From an optimization exercise on the open Yosys and OpenROAD flow, aimed at small area and a short achievable clock period; shortcuts taken in it are not production practice.
The RTL was checked by simulation tests, not by an equivalence proof against the original design.
Not every run is shown, and edits may drop behaviour that the tests do not exercise.
No activity file was given, so power comes from the tool's default toggle rates.

Run 1, met1 routing:
Drawn at 6 px/um.
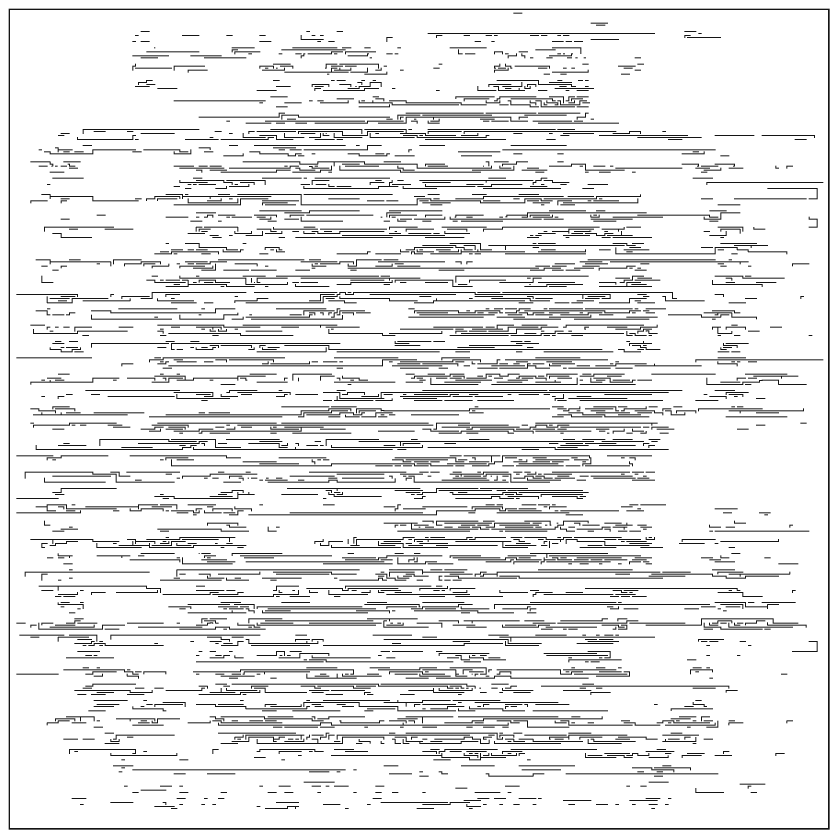
Run 1, clock wiring as the flow saved it:
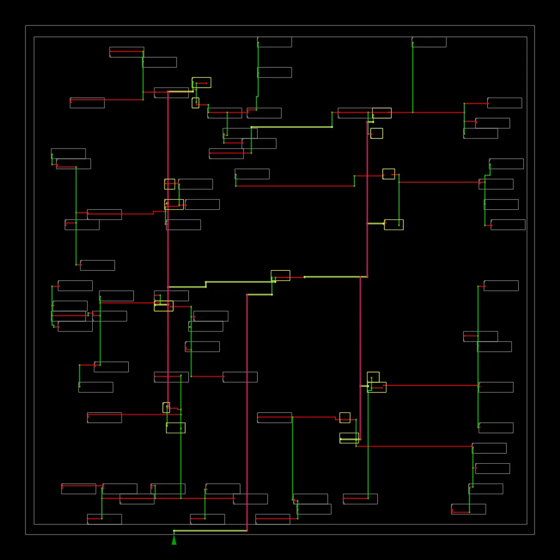
Run 1, placement density heat map:
Drawn at 3 px/um. 14 x 14 tiles, from white (low) to dark blue (high), 0 to 100% covered.
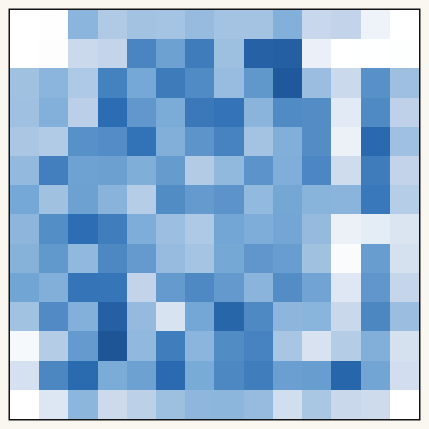
--- flow/design.v: outline only ---
// module IExecute: 1623 lines
// module IExecute_c_inv: 3 lines
// module IExecute_c_invx: 3 lines
// module IExecute_c_nand2: 3 lines
// module IExecute_c_nor2: 3 lines
// module IExecute_c_xor2: 3 lines
// module IExecute_c_xnor2: 3 lines
// module IExecute_c_a21oi: 3 lines
// module IExecute_c_a21boi: 3 lines
// module IExecute_c_o21bai: 3 lines
// module IExecute_c_nand2b: 3 lines
// module IExecute_c_o21ai: 3 lines
// module IExecute_c_mux2i: 3 lines
// module IExecute_c_mxi: 3 lines
// module IExecute_c_a222oi: 3 lines
// module IExecute_c_o22ai: 3 lines
// module IExecute_c_a22oi: 3 lines
// module IExecute_c_a221oi: 3 lines
// module IExecute_c_nand3: 3 lines
// module IExecute_c_nand4: 3 lines
module IExecute(
    input clk,
    input rst,
    input EXEBufEn,
    input [31:0] ALUopr1,
    input [31:0] ALUopr2,
    input [7:0] ALUOp,
    input sgn,
    input isJump,
    input [3:0] branch_type,
    input [31:0] PC_curr,
    input [31:0] Store_src,
    input pc_ins_type,
    output EXEHold,
    output reg [31:0] branch_resolution_address,
    output reg misprediction,
    output reg isJump_reg,
    output reg [31:0] EXE_Result
);
  // ...
==> flow/flow/run.sh <==
#!/bin/bash
# The standard layout with two changes:
#  - synthesis runs flow/synth_own.tcl: ORFS's synthesis (same passes,
#    flattening and renaming as synth_recipe.tcl) except that the single-gate
#    modules IExecute_c_* are mapped one cell each at the smallest drive;
#  - ports are buffered with buf_1 instead of the default buffer cell.
set -euo pipefail
here=$(pwd)
export BUFFER_PORTS_ARGS="-buffer_cell sky130_fd_sc_hd__buf_1"
sed -e "s#SYNTH_SCRIPT=[^ ]*#SYNTH_SCRIPT=$here/flow/synth_own.tcl#" standard.sh > own_synth.sh
grep -q "SYNTH_SCRIPT=$here/flow/synth_own.tcl" own_synth.sh
bash own_synth.sh synth > synth.log 2>&1
bash standard.sh > layout.log 2>&1
==> flow/flow/synth_own.tcl <==
proc synth {args} { yosys synth -nofsm -noshare {*}$args }
# ORFS synthesis with one change: hand-built cell modules (IExecute_c_*) are
# technology mapped with ABC's speed script (which maps a single-gate function
# to that gate) and then set to the smallest drive strength, while the rest of
# the design is mapped with the script ABC_AREA selects.
proc own_abc {} {
  global abc_args
  set leaf_args [lreplace $abc_args 0 1 -script $::env(SCRIPTS_DIR)/abc_speed.script]
  set leaves [tee -q -s result.string select -list-mod IExecute_c_*]
  if { [string trim $leaves] ne "" } {
    log_cmd abc {*}$leaf_args IExecute_c_*
    foreach c {inv nand2 nor2 nand3 nor3 nand4 nor4 a21oi o21ai a22oi o22ai a211oi o211ai
               a31oi o31ai a221oi o221ai a222oi xor2 xnor2 mux2i mux2 maj3 and2 or2 a21o o21a
               a2bb2oi o2bb2ai a32oi o32ai nor2b nand2b buf clkinv a21boi o21bai} {
      foreach s {2 4 8 12 16} {
        chtype -map sky130_fd_sc_hd__${c}_$s sky130_fd_sc_hd__${c}_1 IExecute_c_*
      }
    }
    # inv_2 has the area of inv_1; IExecute_c_invx drives the shifter selects
    chtype -map sky130_fd_sc_hd__inv_1 sky130_fd_sc_hd__inv_2 IExecute_c_*
    chtype -map sky130_fd_sc_hd__clkinv_1 sky130_fd_sc_hd__inv_2 IExecute_c_*
    chtype -map sky130_fd_sc_hd__inv_2 sky130_fd_sc_hd__inv_4 IExecute_c_invx
  }
  log_cmd abc {*}$abc_args IExecute
}
set f [open $::env(SCRIPTS_DIR)/synth.tcl]
set txt [read $f]
close $f
if { [regsub {log_cmd abc \{\*\}\$abc_args} $txt {own_abc} txt] != 1 } {
  error "synth_own: abc call not found in synth.tcl"
}
eval $txt
# left out here: clear keep_hierarchy, flatten, clean up, hide names made inside functions, write 1_2_yosys.v
==> flow/standard.sh <==
#!/bin/bash
# synth_recipe.tcl (not shown) runs the flow's synth.tcl, then flattens the netlist and writes it again
# the make line also repeats each setting of config.mk as NAME=value (left out here)
make -C /OpenROAD-flow-scripts/flow DESIGN_CONFIG=/design/flow/config.mk WORK_HOME=/design/flow/orfs CLKGATE_MAP_FILE= SYNTH_SCRIPT=/design/flow/synth_recipe.tcl "${@:-finish}"
==> flow/config.mk <==
export PLATFORM = sky130hd
export DESIGN_NAME = IExecute
export DESIGN_NICKNAME = IExecute
export VERILOG_FILES = /design/flow/design.v
export SDC_FILE = /design/flow/constraint.sdc
export NUM_CORES = 4
export LEC_CHECK = 0
export ABC_AREA = 1
export CAP_MARGIN = 20
export CORE_MARGIN = 2
export CORE_UTILIZATION = 40
export CTS_BUF_LIST = sky130_fd_sc_hd__clkbuf_8
export SETUP_SLACK_MARGIN = 2.5
export SLEW_MARGIN = 20
export SYNTH_HIERARCHICAL = 1
==> flow/constraint.sdc <==
create_clock -name core_clock -period 6.0 [get_ports {clk}]
set_input_delay 1.2000 -clock core_clock [delete_from_list [all_inputs] [get_ports {clk}]]
set_output_delay 1.2000 -clock core_clock [all_outputs]
set_load 0.01 [all_outputs]
==> summary.txt, run 1 <==
The kind of critical path is in2reg. The average footprint of a synthesized cell is 7.28 um^2. The signal on the critical path passes through buf_1, inv_6, inv_4, o22ai_1, o22ai_1, o22ai_1, o22ai_1, o22ai_1, o22ai_1, a22oi_1, nand2_1. The initial antenna violation count is 0. Cells with a size suffix above 1 make up 10.5% of the layout.

The largest vdd supply drop came out at 0.145 mV. The number of remaining DRC errors came out at 0. The share of the synthesized area in the top cell type is a little under a quarter. After synthesis, the cell types taking the most area are sky130_fd_sc_hd__dfrtp_1 (24%), sky130_fd_sc_hd__o22ai_1 (20%), sky130_fd_sc_hd__xnor2_1 (13%). The total non-filler cell area in the finished layout is between 8000 and 9000 um^2. The final-report setup violation count is 0.

The depth of the worst hold-timing path came out at 2. The post-synthesis to final-layout area growth is 21.8%. The final count of pins violating max slew came out at 0. The detailed-routed wire length on met2 came out at between 10000 and 15000 um. The total power of the final layout is 1950 uW.

In this run, synthesis produced a sequential element count of 66. The standard-cell row count came out at 48. Clock tree synthesis selected as its root buffer the cell sky130_fd_sc_hd__clkbuf_8.

The pin count of the biggest net entering global routing came out at 67. The largest individual stage delay along the critical path comes from the cell sky130_fd_sc_hd__o22ai_1. The type of element launching the critical path is a primary input. In the post-route analysis, the smallest setup slack over all paths is 2.60 ns. The total routing resource utilization after global routing is 26.7%.

The tightest min-delay check is of the reg2reg type. The flow ran to the end and the layout has no timing, DRC or antenna violations. The cell taking the most area after synthesis is sky130_fd_sc_hd__dfrtp_1. The wire length of the first global-routing pass is 38200 um. The share of synthesized cell area in and, or, nand and nor gates came out at 15.3%. The number of iterations in the first detailed-routing pass came out at 5. Of the synthesized area, sequential elements account for about a quarter. Based on the critical path, the design can be clocked at up to 294 MHz. Of all flip-flops after synthesis, the portion carrying an async set or reset was 100%. The synthesized instance count came out at 962.

The clock slew seen by the registers of the worst setup and hold paths is 0.09 ns. At the end of routability-driven placement, the weighted congestion stood at 0.901. The half-perimeter wire length after detailed placement is roughly 19000 um. The area fraction in compound gates after synthesis is 37.1%. The worst stage delay on the critical path is 0.49 ns.

The number of antenna diodes in the final layout is 0. The routed via count came out at approximately 8300. Counting I/O delays and the setup requirement, the final critical path takes 3.40 ns. The count of nets after finishing is 1309. The worst-case clock buffer depth came out at 2. The post-synthesis mux area share is less than 1%. The count of nets left with antenna violations once routing finished came out at 0. The worst-path maximum fanout is 33. Yosys instantiated no cell more often than sky130_fd_sc_hd__o22ai_1. For this run, the number of standard cells in the final layout without fillers is ~1400. The count of yosys warnings during synthesis is 7.

Data arrives at the worst endpoint at around 3.7 ns.
-- 'met1 routing' (at the start) --
longest straight run: 47.8 um
main direction: horizontal
wire length on this layer: 11400 um
share of all routed wire: 45%
nets with wire on the layer: 1131

-- 'clock wiring as the flow saved it' (at the start) --
Clock Buffer Count: 9
total clock sinks: 66
sequential cell count of the final layout: 66
insertion delay to the later sink of the worst-skew pair: 0.38 ns
cts bufs inserted: 9

-- 'placement density heat map' (at the start) --
tiles over 75% full: 6.1%
mean over tiles: 44%
fullest tile: 85%
nearly empty tiles: 5.1%
Starting Density: 40.6%
final standard cell utilization of the core: 49.5%
core outline area: 17200 um^2

run 1: area by class of cell:
cell class | count | area (um^2) | share of cell area, %
Inverter | 58 | 250 | 2.93
Timing Repair Buffer | 191 | 802 | 9.40
Multi-Input combinational cell | 837 | 5370 | 63.0
Tap cell | 225 | 282 | 3.30
Clock inverter | 7 | 51.3 | 0.601
Sequential cell | 66 | 1650 | 19.4
Clock buffer | 9 | 124 | 1.45
run 1: placed cells by master (no fill, tap or decap), drive strengths merged:
cell type	n
nor3b	1
nor2	77
clkbuf	13
dfrtp	66
nor3	2
nand2b	14
nand2	142
a22oi	32
buf	187
conb	1
mux2i	3
xnor2	105
a21oi	39
nand3	11
a221oi	32
o22ai	224
clkinv	2
clkinvlp	2
xor2	54
inv	61
nand4	8
nor4	1
o21bai	11
o21ai	80
run 1: power by group:
group,internal [uW],switching [uW]
clock,153,220
combinational,373,606
sequential,544,50.8
run 1: what timing repair did:
action                     CTS  global route
pin swaps                    2             2
resized for setup           22            23
hold buffers                 0             0
setup endpoints to repair   33            21
buffers inserted             4             2
run 1: per-layer routing:
metal,vias up,GRT usage (%)
li1,4063,-
met2,354,41.0
met5,-,0
met1,3794,37.8
met3,50,4.40
met4,0,9.38
Run 1, met2 routing:
Drawn at 6 px/um. Cells faint in the background.
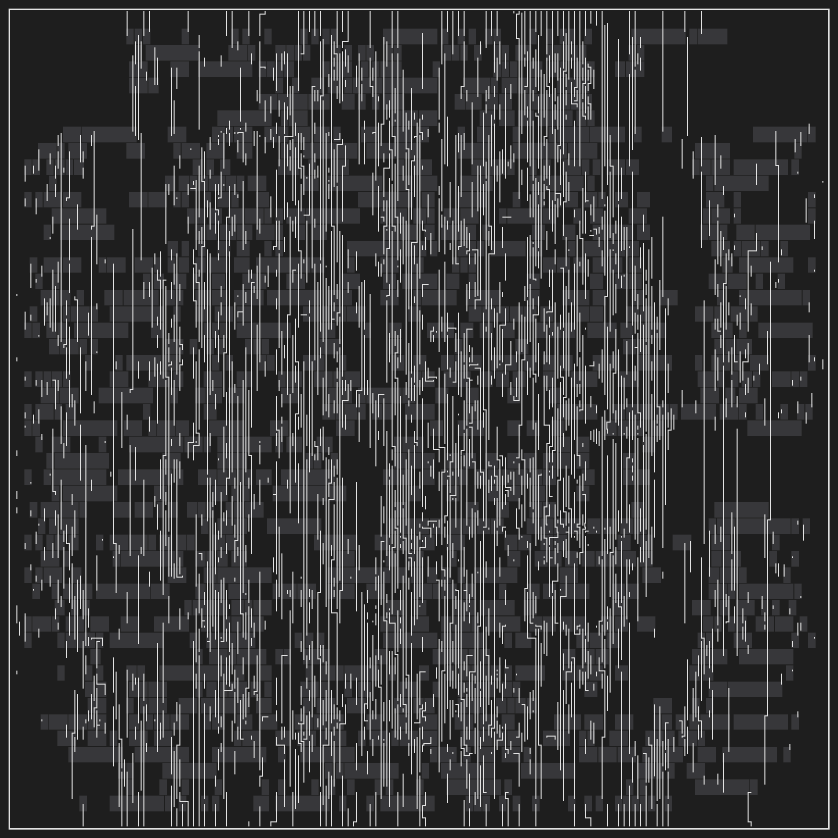

## Run 2: large edit since run 1, in outline
flow/design.v: 1681 -> 1686 lines; modules unchanged: 19
  IExecute: edited, 1623 -> 1625 lines
  IExecute_c_maj3: new, 3 lines
==> module IExecute_c_maj3 as of run 2 <==
module IExecute_c_maj3(input a, b, c, output y);
    assign y = (a & b) | (a & c) | (b & c);
endmodule
Run 2, met2 routing:
Drawn at 6 px/um. Cells faint in the background.
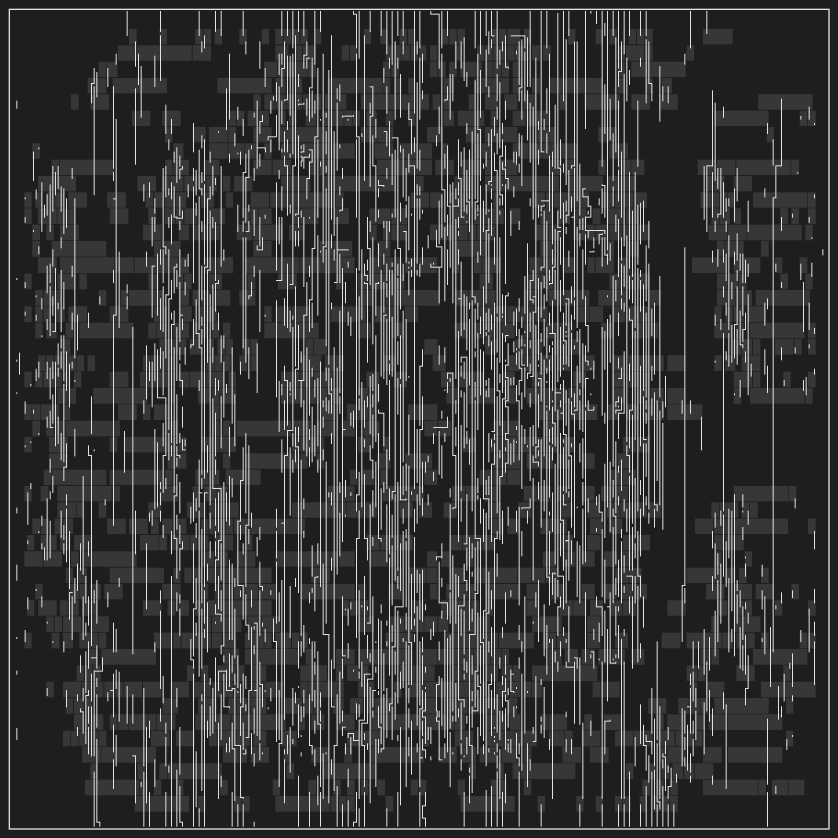
main direction: vertical
share of all routed wire: 46%
wire length on this layer: 11800 um
nets with wire on the layer: 1064
Via Count: 8296
met2 track utilization from global routing: 42.4%
total wirelength of the detailed-routed design: 25800 um

Run 2, placement density heat map:
Drawn at 3 px/um. 14 x 14 tiles, from white (low) to dark blue (high), 0 to 100% covered.
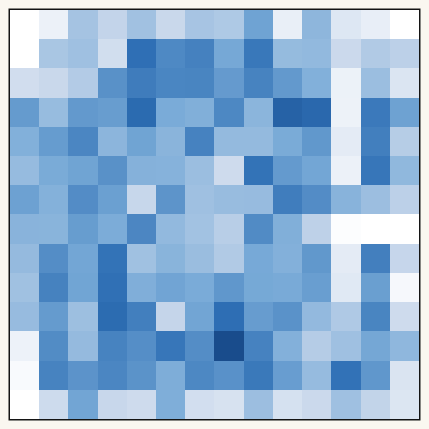
mean over tiles: 44%
nearly empty tiles: 3.6%
tiles over 75% full: 2.6%
fullest tile: 89%

==> run 2 against run 1 <==
Fmax down 0.81%. Routed wire length up 2.3%. Clock-buffer cell count unchanged. Clock power up 32%. Sequential share of layout area about the same. Core utilization about the same. Via count up 0.42%. Sequential power about the same. Critical path type unchanged. Largest cell class unchanged. Largest power group unchanged.
==> summary.txt, run 2 <==
The count of nets after finishing is about 1300. The clock group total power is 494 uW. The flow ran to the end and the layout has no timing, DRC or antenna violations. The detailed-routed wire length on met2 came out at 11800 um. The clock network is responsible for a little under a quarter of the overall power. The slowest cell on the critical path is sky130_fd_sc_hd__xnor2_1. The clock reaches the later pin of the worst-skew pair after 0.38 ns. The area growth from synthesis to layout is 21.8%.

By area the synthesized netlist is led by sky130_fd_sc_hd__dfrtp_1 (24%), sky130_fd_sc_hd__o22ai_1 (20%), sky130_fd_sc_hd__xnor2_1 (13%). The total non-filler cell area in the finished layout is 8530 um^2. The total CTS buffers came out at 9. During synthesis, Yosys emitted a total of 7 warnings. Of the post-synthesis cell area, the part taken by muxes is 0.286%. Synthesis handed over a netlist of between 900 and 1000 instances. The total of hold buffers inserted after clock tree synthesis came out at 0. Net switching is 42.3% of the power. The share of synthesized cell area in and, or, nand and nor gates is 15.3%. The share of the synthesized area in the top cell type is between 20% and 30%. Per report_power, the Combinational row totals around 970 uW.

The standard-cell row count came out at 48. The power in sequential cells came out at ~600 uW. The wire length of the first global-routing pass came out at around 39000 um. After layout, the design draws a total of 2060 uW. The critical path goes through clkbuf_8, xor2_1, xnor2_1, nor2_1, nand2_1, o21ai_1, buf_4, a21oi_4, buf_12, inv_2, a21oi_1, xor2_1, a22oi_1, nand2_1. The number of clock buffers in the layout came out at 9. The clock net in this run drives a total of 66 sinks. Global routing used 38.0% of the available met1 tracks. The number of signal-net inverters in the final layout came out at 59. Clock-pin slew was measured on the worst setup and hold paths at 0.09 ns. The post-synthesis async set-or-reset flop share came out at 100%. The area fraction in compound gates after synthesis came out at 37.1%.

The multi-input logic area is 5310 um^2. The biggest area contributor in the post-synthesis netlist is sky130_fd_sc_hd__dfrtp_1. The number of buffers inserted to repair setup after CTS came out at 3. The total of plain and repair buffers excluding clock buffers came out at 191.

The weighted congestion reported at the end of routability-driven placement came out at 0.933. STA puts the critical path data arrival time at 3.69 ns. The number of sequential cells in the layout is 66. The worst-path maximum fanout came out at 26.

The final-layout non-clock buffer area share came out at 9.28%. The number of iterations in the first detailed-routing pass came out at 5. By area, the class that comes first in the final layout consists of multi-input gates. The worst stage delay on the critical path is 0.57 ns. The setup path with the least slack is of type in2reg.

The count of multi-input combinational gates came out at 837. The worst hold path belongs to the class reg2reg.
Run 2, routed metal per tile:
Drawn at 3 px/um. 27 x 27 tiles, from white (low) to dark blue (high), scaled to the fullest tile. Values are wire area over tile area, all layers added.
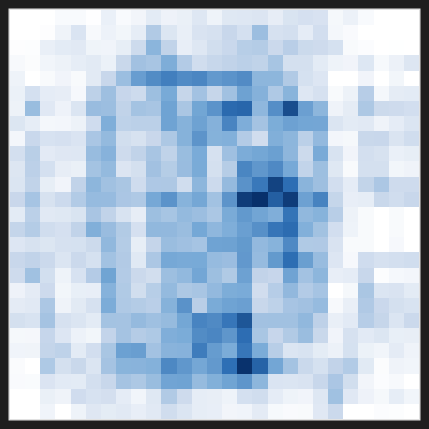
nearly empty tiles: 6.4%
tiles over half the peak: 13%
mean over tiles: 0.23
densest ninth of the die: center
DR WL/cell: 18.5 um
Global Route Usage Sum: 26.9%

-- run 2: cell types whose count changed in the layout (fill, tap and decap cells not counted), sizes merged --
cell,before,now
buf,187,189
bufinv,0,3
clkbuf,13,11
clkinv,2,3
clkinvlp,2,0
inv,61,60
maj3,0,1
mux2i,3,2
xnor2,105,106
xor2,54,53
-- run 2: metrics by stage --
step                util (%)  worst slack, ns  instances
floorplan                  -             2.53        963
global placement        46.8             1.33       1374
detailed placement      46.8             1.32       1374
CTS                     48.7             2.52       1393
global route            49.5             2.45       1394
finish                  49.5             2.57       1394
-- run 2: cells by family (layout without fill, tap and decap cells) --
family / after synthesis / in the layout
AO/OA/AOI/OAI: 418 / 418
AND/OR/NAND/NOR: 256 / 256
XOR/XNOR: 159 / 159
flip-flops: 66 / 66
buffers and inverters: 60 / 266
multiplexers: 2 / 2
adder cells (fa/ha/maj): 1 / 1
other: 1 / 1
-- run 2: tightest hold or removal path, cell delays in order (launching register included) --
cell	delay, ns
sky130_fd_sc_hd__dfrtp_1	0.35
sky130_fd_sc_hd__a221oi_1	0.08
sky130_fd_sc_hd__nand2_1	0.07
Run 2, clock wiring as the flow saved it:
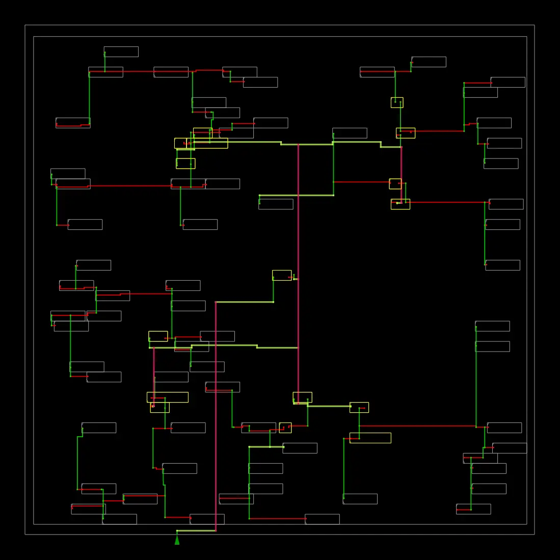

## Run 3: large edit since run 2, in outline
flow/design.v: 1686 -> 1750 lines; modules unchanged: 20
  IExecute: edited, 1625 -> 1689 lines
--- a/flow/config.mk
+++ b/flow/config.mk
@@ -11,5 +11,5 @@
 export CORE_UTILIZATION = 40
 export CTS_BUF_LIST = sky130_fd_sc_hd__clkbuf_8
-export SETUP_SLACK_MARGIN = 2.5
+export SETUP_SLACK_MARGIN = 2.6
 export SLEW_MARGIN = 20
 export SYNTH_HIERARCHICAL = 1
Run 3, clock wiring as the flow saved it:
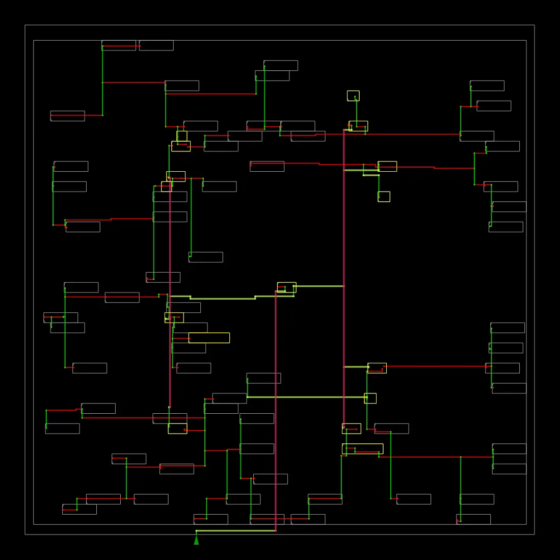
reported clock group power: 466 uW
skew final: 0 ns

Run 3, routed metal per tile:
Drawn at 3 px/um. 27 x 27 tiles, from white (low) to dark blue (high), scaled to the fullest tile. Values are wire area over tile area, all layers added.
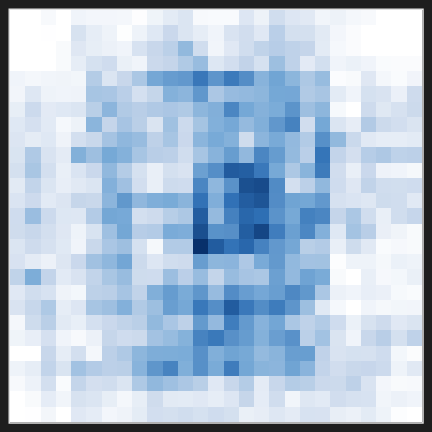
fullest tile: 0.83
tiles over half the peak: 16%
nearly empty tiles: 5.5%
densest ninth of the die: center
emptiest ninth of the die: north-west
mean over tiles: 0.23

Run 3, met1 routing:
Drawn at 6 px/um.
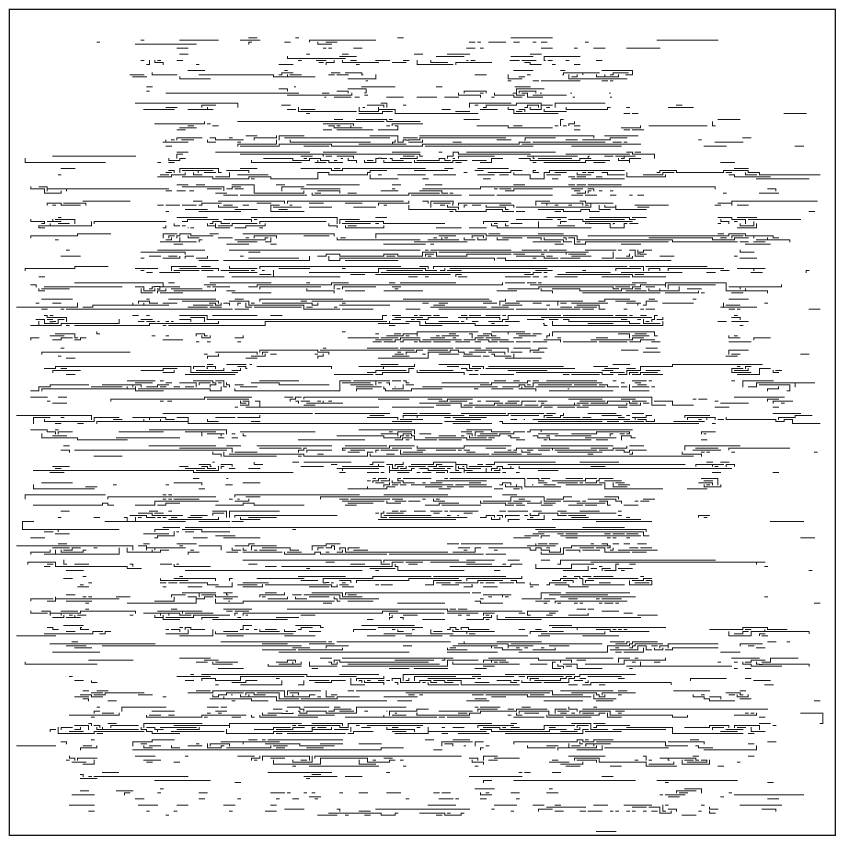
wire length on this layer: 11600 um
main direction: horizontal
longest straight run: 61.6 um
Via Count: 8475
routing usage on met1: 39.4%
total wirelength of the detailed-routed design: 26300 um

==> run 3 against run 2 <==
Worst hold slack got worse by 0.0010 ns. Non-clock buffer count unchanged. Area after synthesis grew 1.6%. Still clean on timing, DRC and antenna. Core utilization rose by 0.30 points. Clock power shrank 5.7%. Critical path depth fell by 3. Synthesized cell count increased by 3.1%.
==> summary.txt, run 3 <==
The placement-stage worst setup slack is between 1.5 and 2 ns. The post-route core utilization is 49.8%. The register area share after synthesis is a little under a quarter. The run finished with no timing, DRC or antenna violations.

The synthesized instance count is 993. Counting instances, the worst hold path has a depth of 2. The clock network fraction of total power is 22.6%. The number of iterations in the first detailed-routing pass came out at 5. The worst setup path is launched from a primary input. The total routing resource utilization after global routing is about 27%. The worst-path maximum fanout is 33.

Setup violations remaining at the end of the flow were counted as 0. Data arrives at the worst endpoint at 3.62 ns. The total CTS buffers is 9. Leaving out fill and tap cells, the most frequent cell in the layout is sky130_fd_sc_hd__o22ai_1. The largest vdd supply drop came out at 0.109 mV.

The most frequent cell after synthesis is sky130_fd_sc_hd__o22ai_1. The design draws a little over 2000 uW. In the routed design, unresolved DRC markers number 0.

The highest attainable clock frequency is 304 MHz. The pin count of the biggest net entering global routing came out at 67. The number of buffers inserted to repair setup after CTS is 2.

In the global route stage, met2 resource usage came out at 43.8%. The average wire per cell in the routed design came out at around 19 um. The synthesized design spends more area on one cell type than any other, namely sky130_fd_sc_hd__dfrtp_1.

The worst stage delay on the critical path is 0.45 ns. The count of yosys warnings during synthesis came out at 7. The share of the synthesized area in the top cell type came out at 23.2%. For met3 alone, demand over resource in global routing was 1.99%.

The count of nets after finishing came out at 1340. Of the total power, the share spent switching nets is a little over two fifths. The cell internal power dissipation came out at 1150 uW. The half-perimeter wire length after detailed placement is 20000 um. The combinational cell fraction of total power is a little under 50%.

The wire length of the first global-routing pass is 39800 um. Combinational cells consume a total of 995 uW. The initial antenna violation count is 0. Walking the worst path, the cells encountered are buf_1, bufinv_8, inv_6, o22ai_1, o22ai_1, o22ai_1, o22ai_1, o22ai_1, o22ai_1, a22oi_1, nand2_1. The number of placed cells counting well taps came out at 1404.

The worst-case clock buffer depth is 2. Relative to the synthesized area, the layout overhead comes to 21.4%. The layout cell share with drive strength beyond 1 came out at slightly below 10%.

The standard-cell row count came out at 48. Ranked by total cell area, the synthesized netlist is headed by sky130_fd_sc_hd__dfrtp_1 (23%), sky130_fd_sc_hd__o22ai_1 (20%), sky130_fd_sc_hd__xnor2_1 (13%). The switching power of the nets is 904 uW. The power in sequential cells came out at 597 uW.
==> run 3: cell types whose count changed in the layout (fill, tap and decap cells not counted), moves of 5 or more <==
cell	before	now
sky130_fd_sc_hd__nor2_1	72	102
sky130_fd_sc_hd__xnor2_1	93	106
sky130_fd_sc_hd__xnor2_2	13	0
sky130_fd_sc_hd__xor2_1	50	43
sky130_fd_sc_hd__xor2_2	3	10
sky130_fd_sc_hd__o21ai_1	74	69
sky130_fd_sc_hd__o21ai_2	4	9
==> run 3: cells by family (layout without fill, tap and decap cells) <==
logic type,count (synthesis),in the layout,share of synthesized area (%)
simple gates,286,286,16.6
buf+inv,60,266,3.64
other cells,1,1,0.0527
xor+xnor,159,159,19.6
mux,2,2,0.281
flops,66,66,23.2
compound gates,418,418,36.5
fa+ha+maj,1,1,0.141
==> run 3: final cells by class <==
class | instances | area (um^2)
Inverter | 59 | 265
Fill cell | 1828 | 8710
Clock inverter | 7 | 101
Clock buffer | 9 | 124
Tap cell | 225 | 282
Multi-Input combinational cell | 867 | 5430
Timing Repair Buffer | 191 | 797
Sequential cell | 66 | 1650

## afterwards: timing with drivers on the ports
How much do the figures lean on ideal ports? The routed layouts below were timed once more, with nothing changed but the port constraints. Step 1: set_driving_cell puts a clkbuf_16 on clk and a buf_2 on each other input, an assumption about the parent block. Step 2 also shifts input and output timing later by t, the mid clock arrival at the registers, as if the neighbouring blocks saw the same clock. Slacks: no drivers / after step 1 / after step 2; pairs: no drivers / after step 1.
run | t, ns | setup slack, ns | worst setup path at the end
run 1 | 0.414 | 2.602 / 2.612 / 2.197 | input to register
run 2 | 0.410 | 2.574 / 2.580 / 2.170 | input to register
run 3 | 0.412 | 2.715 / 2.726 / 2.314 | input to register
After both steps every run listed still meets setup and hold. For run 1, which loses most, drivers alone change the setup slack by +0.010 ns; drivers and shift together by -0.405 ns.
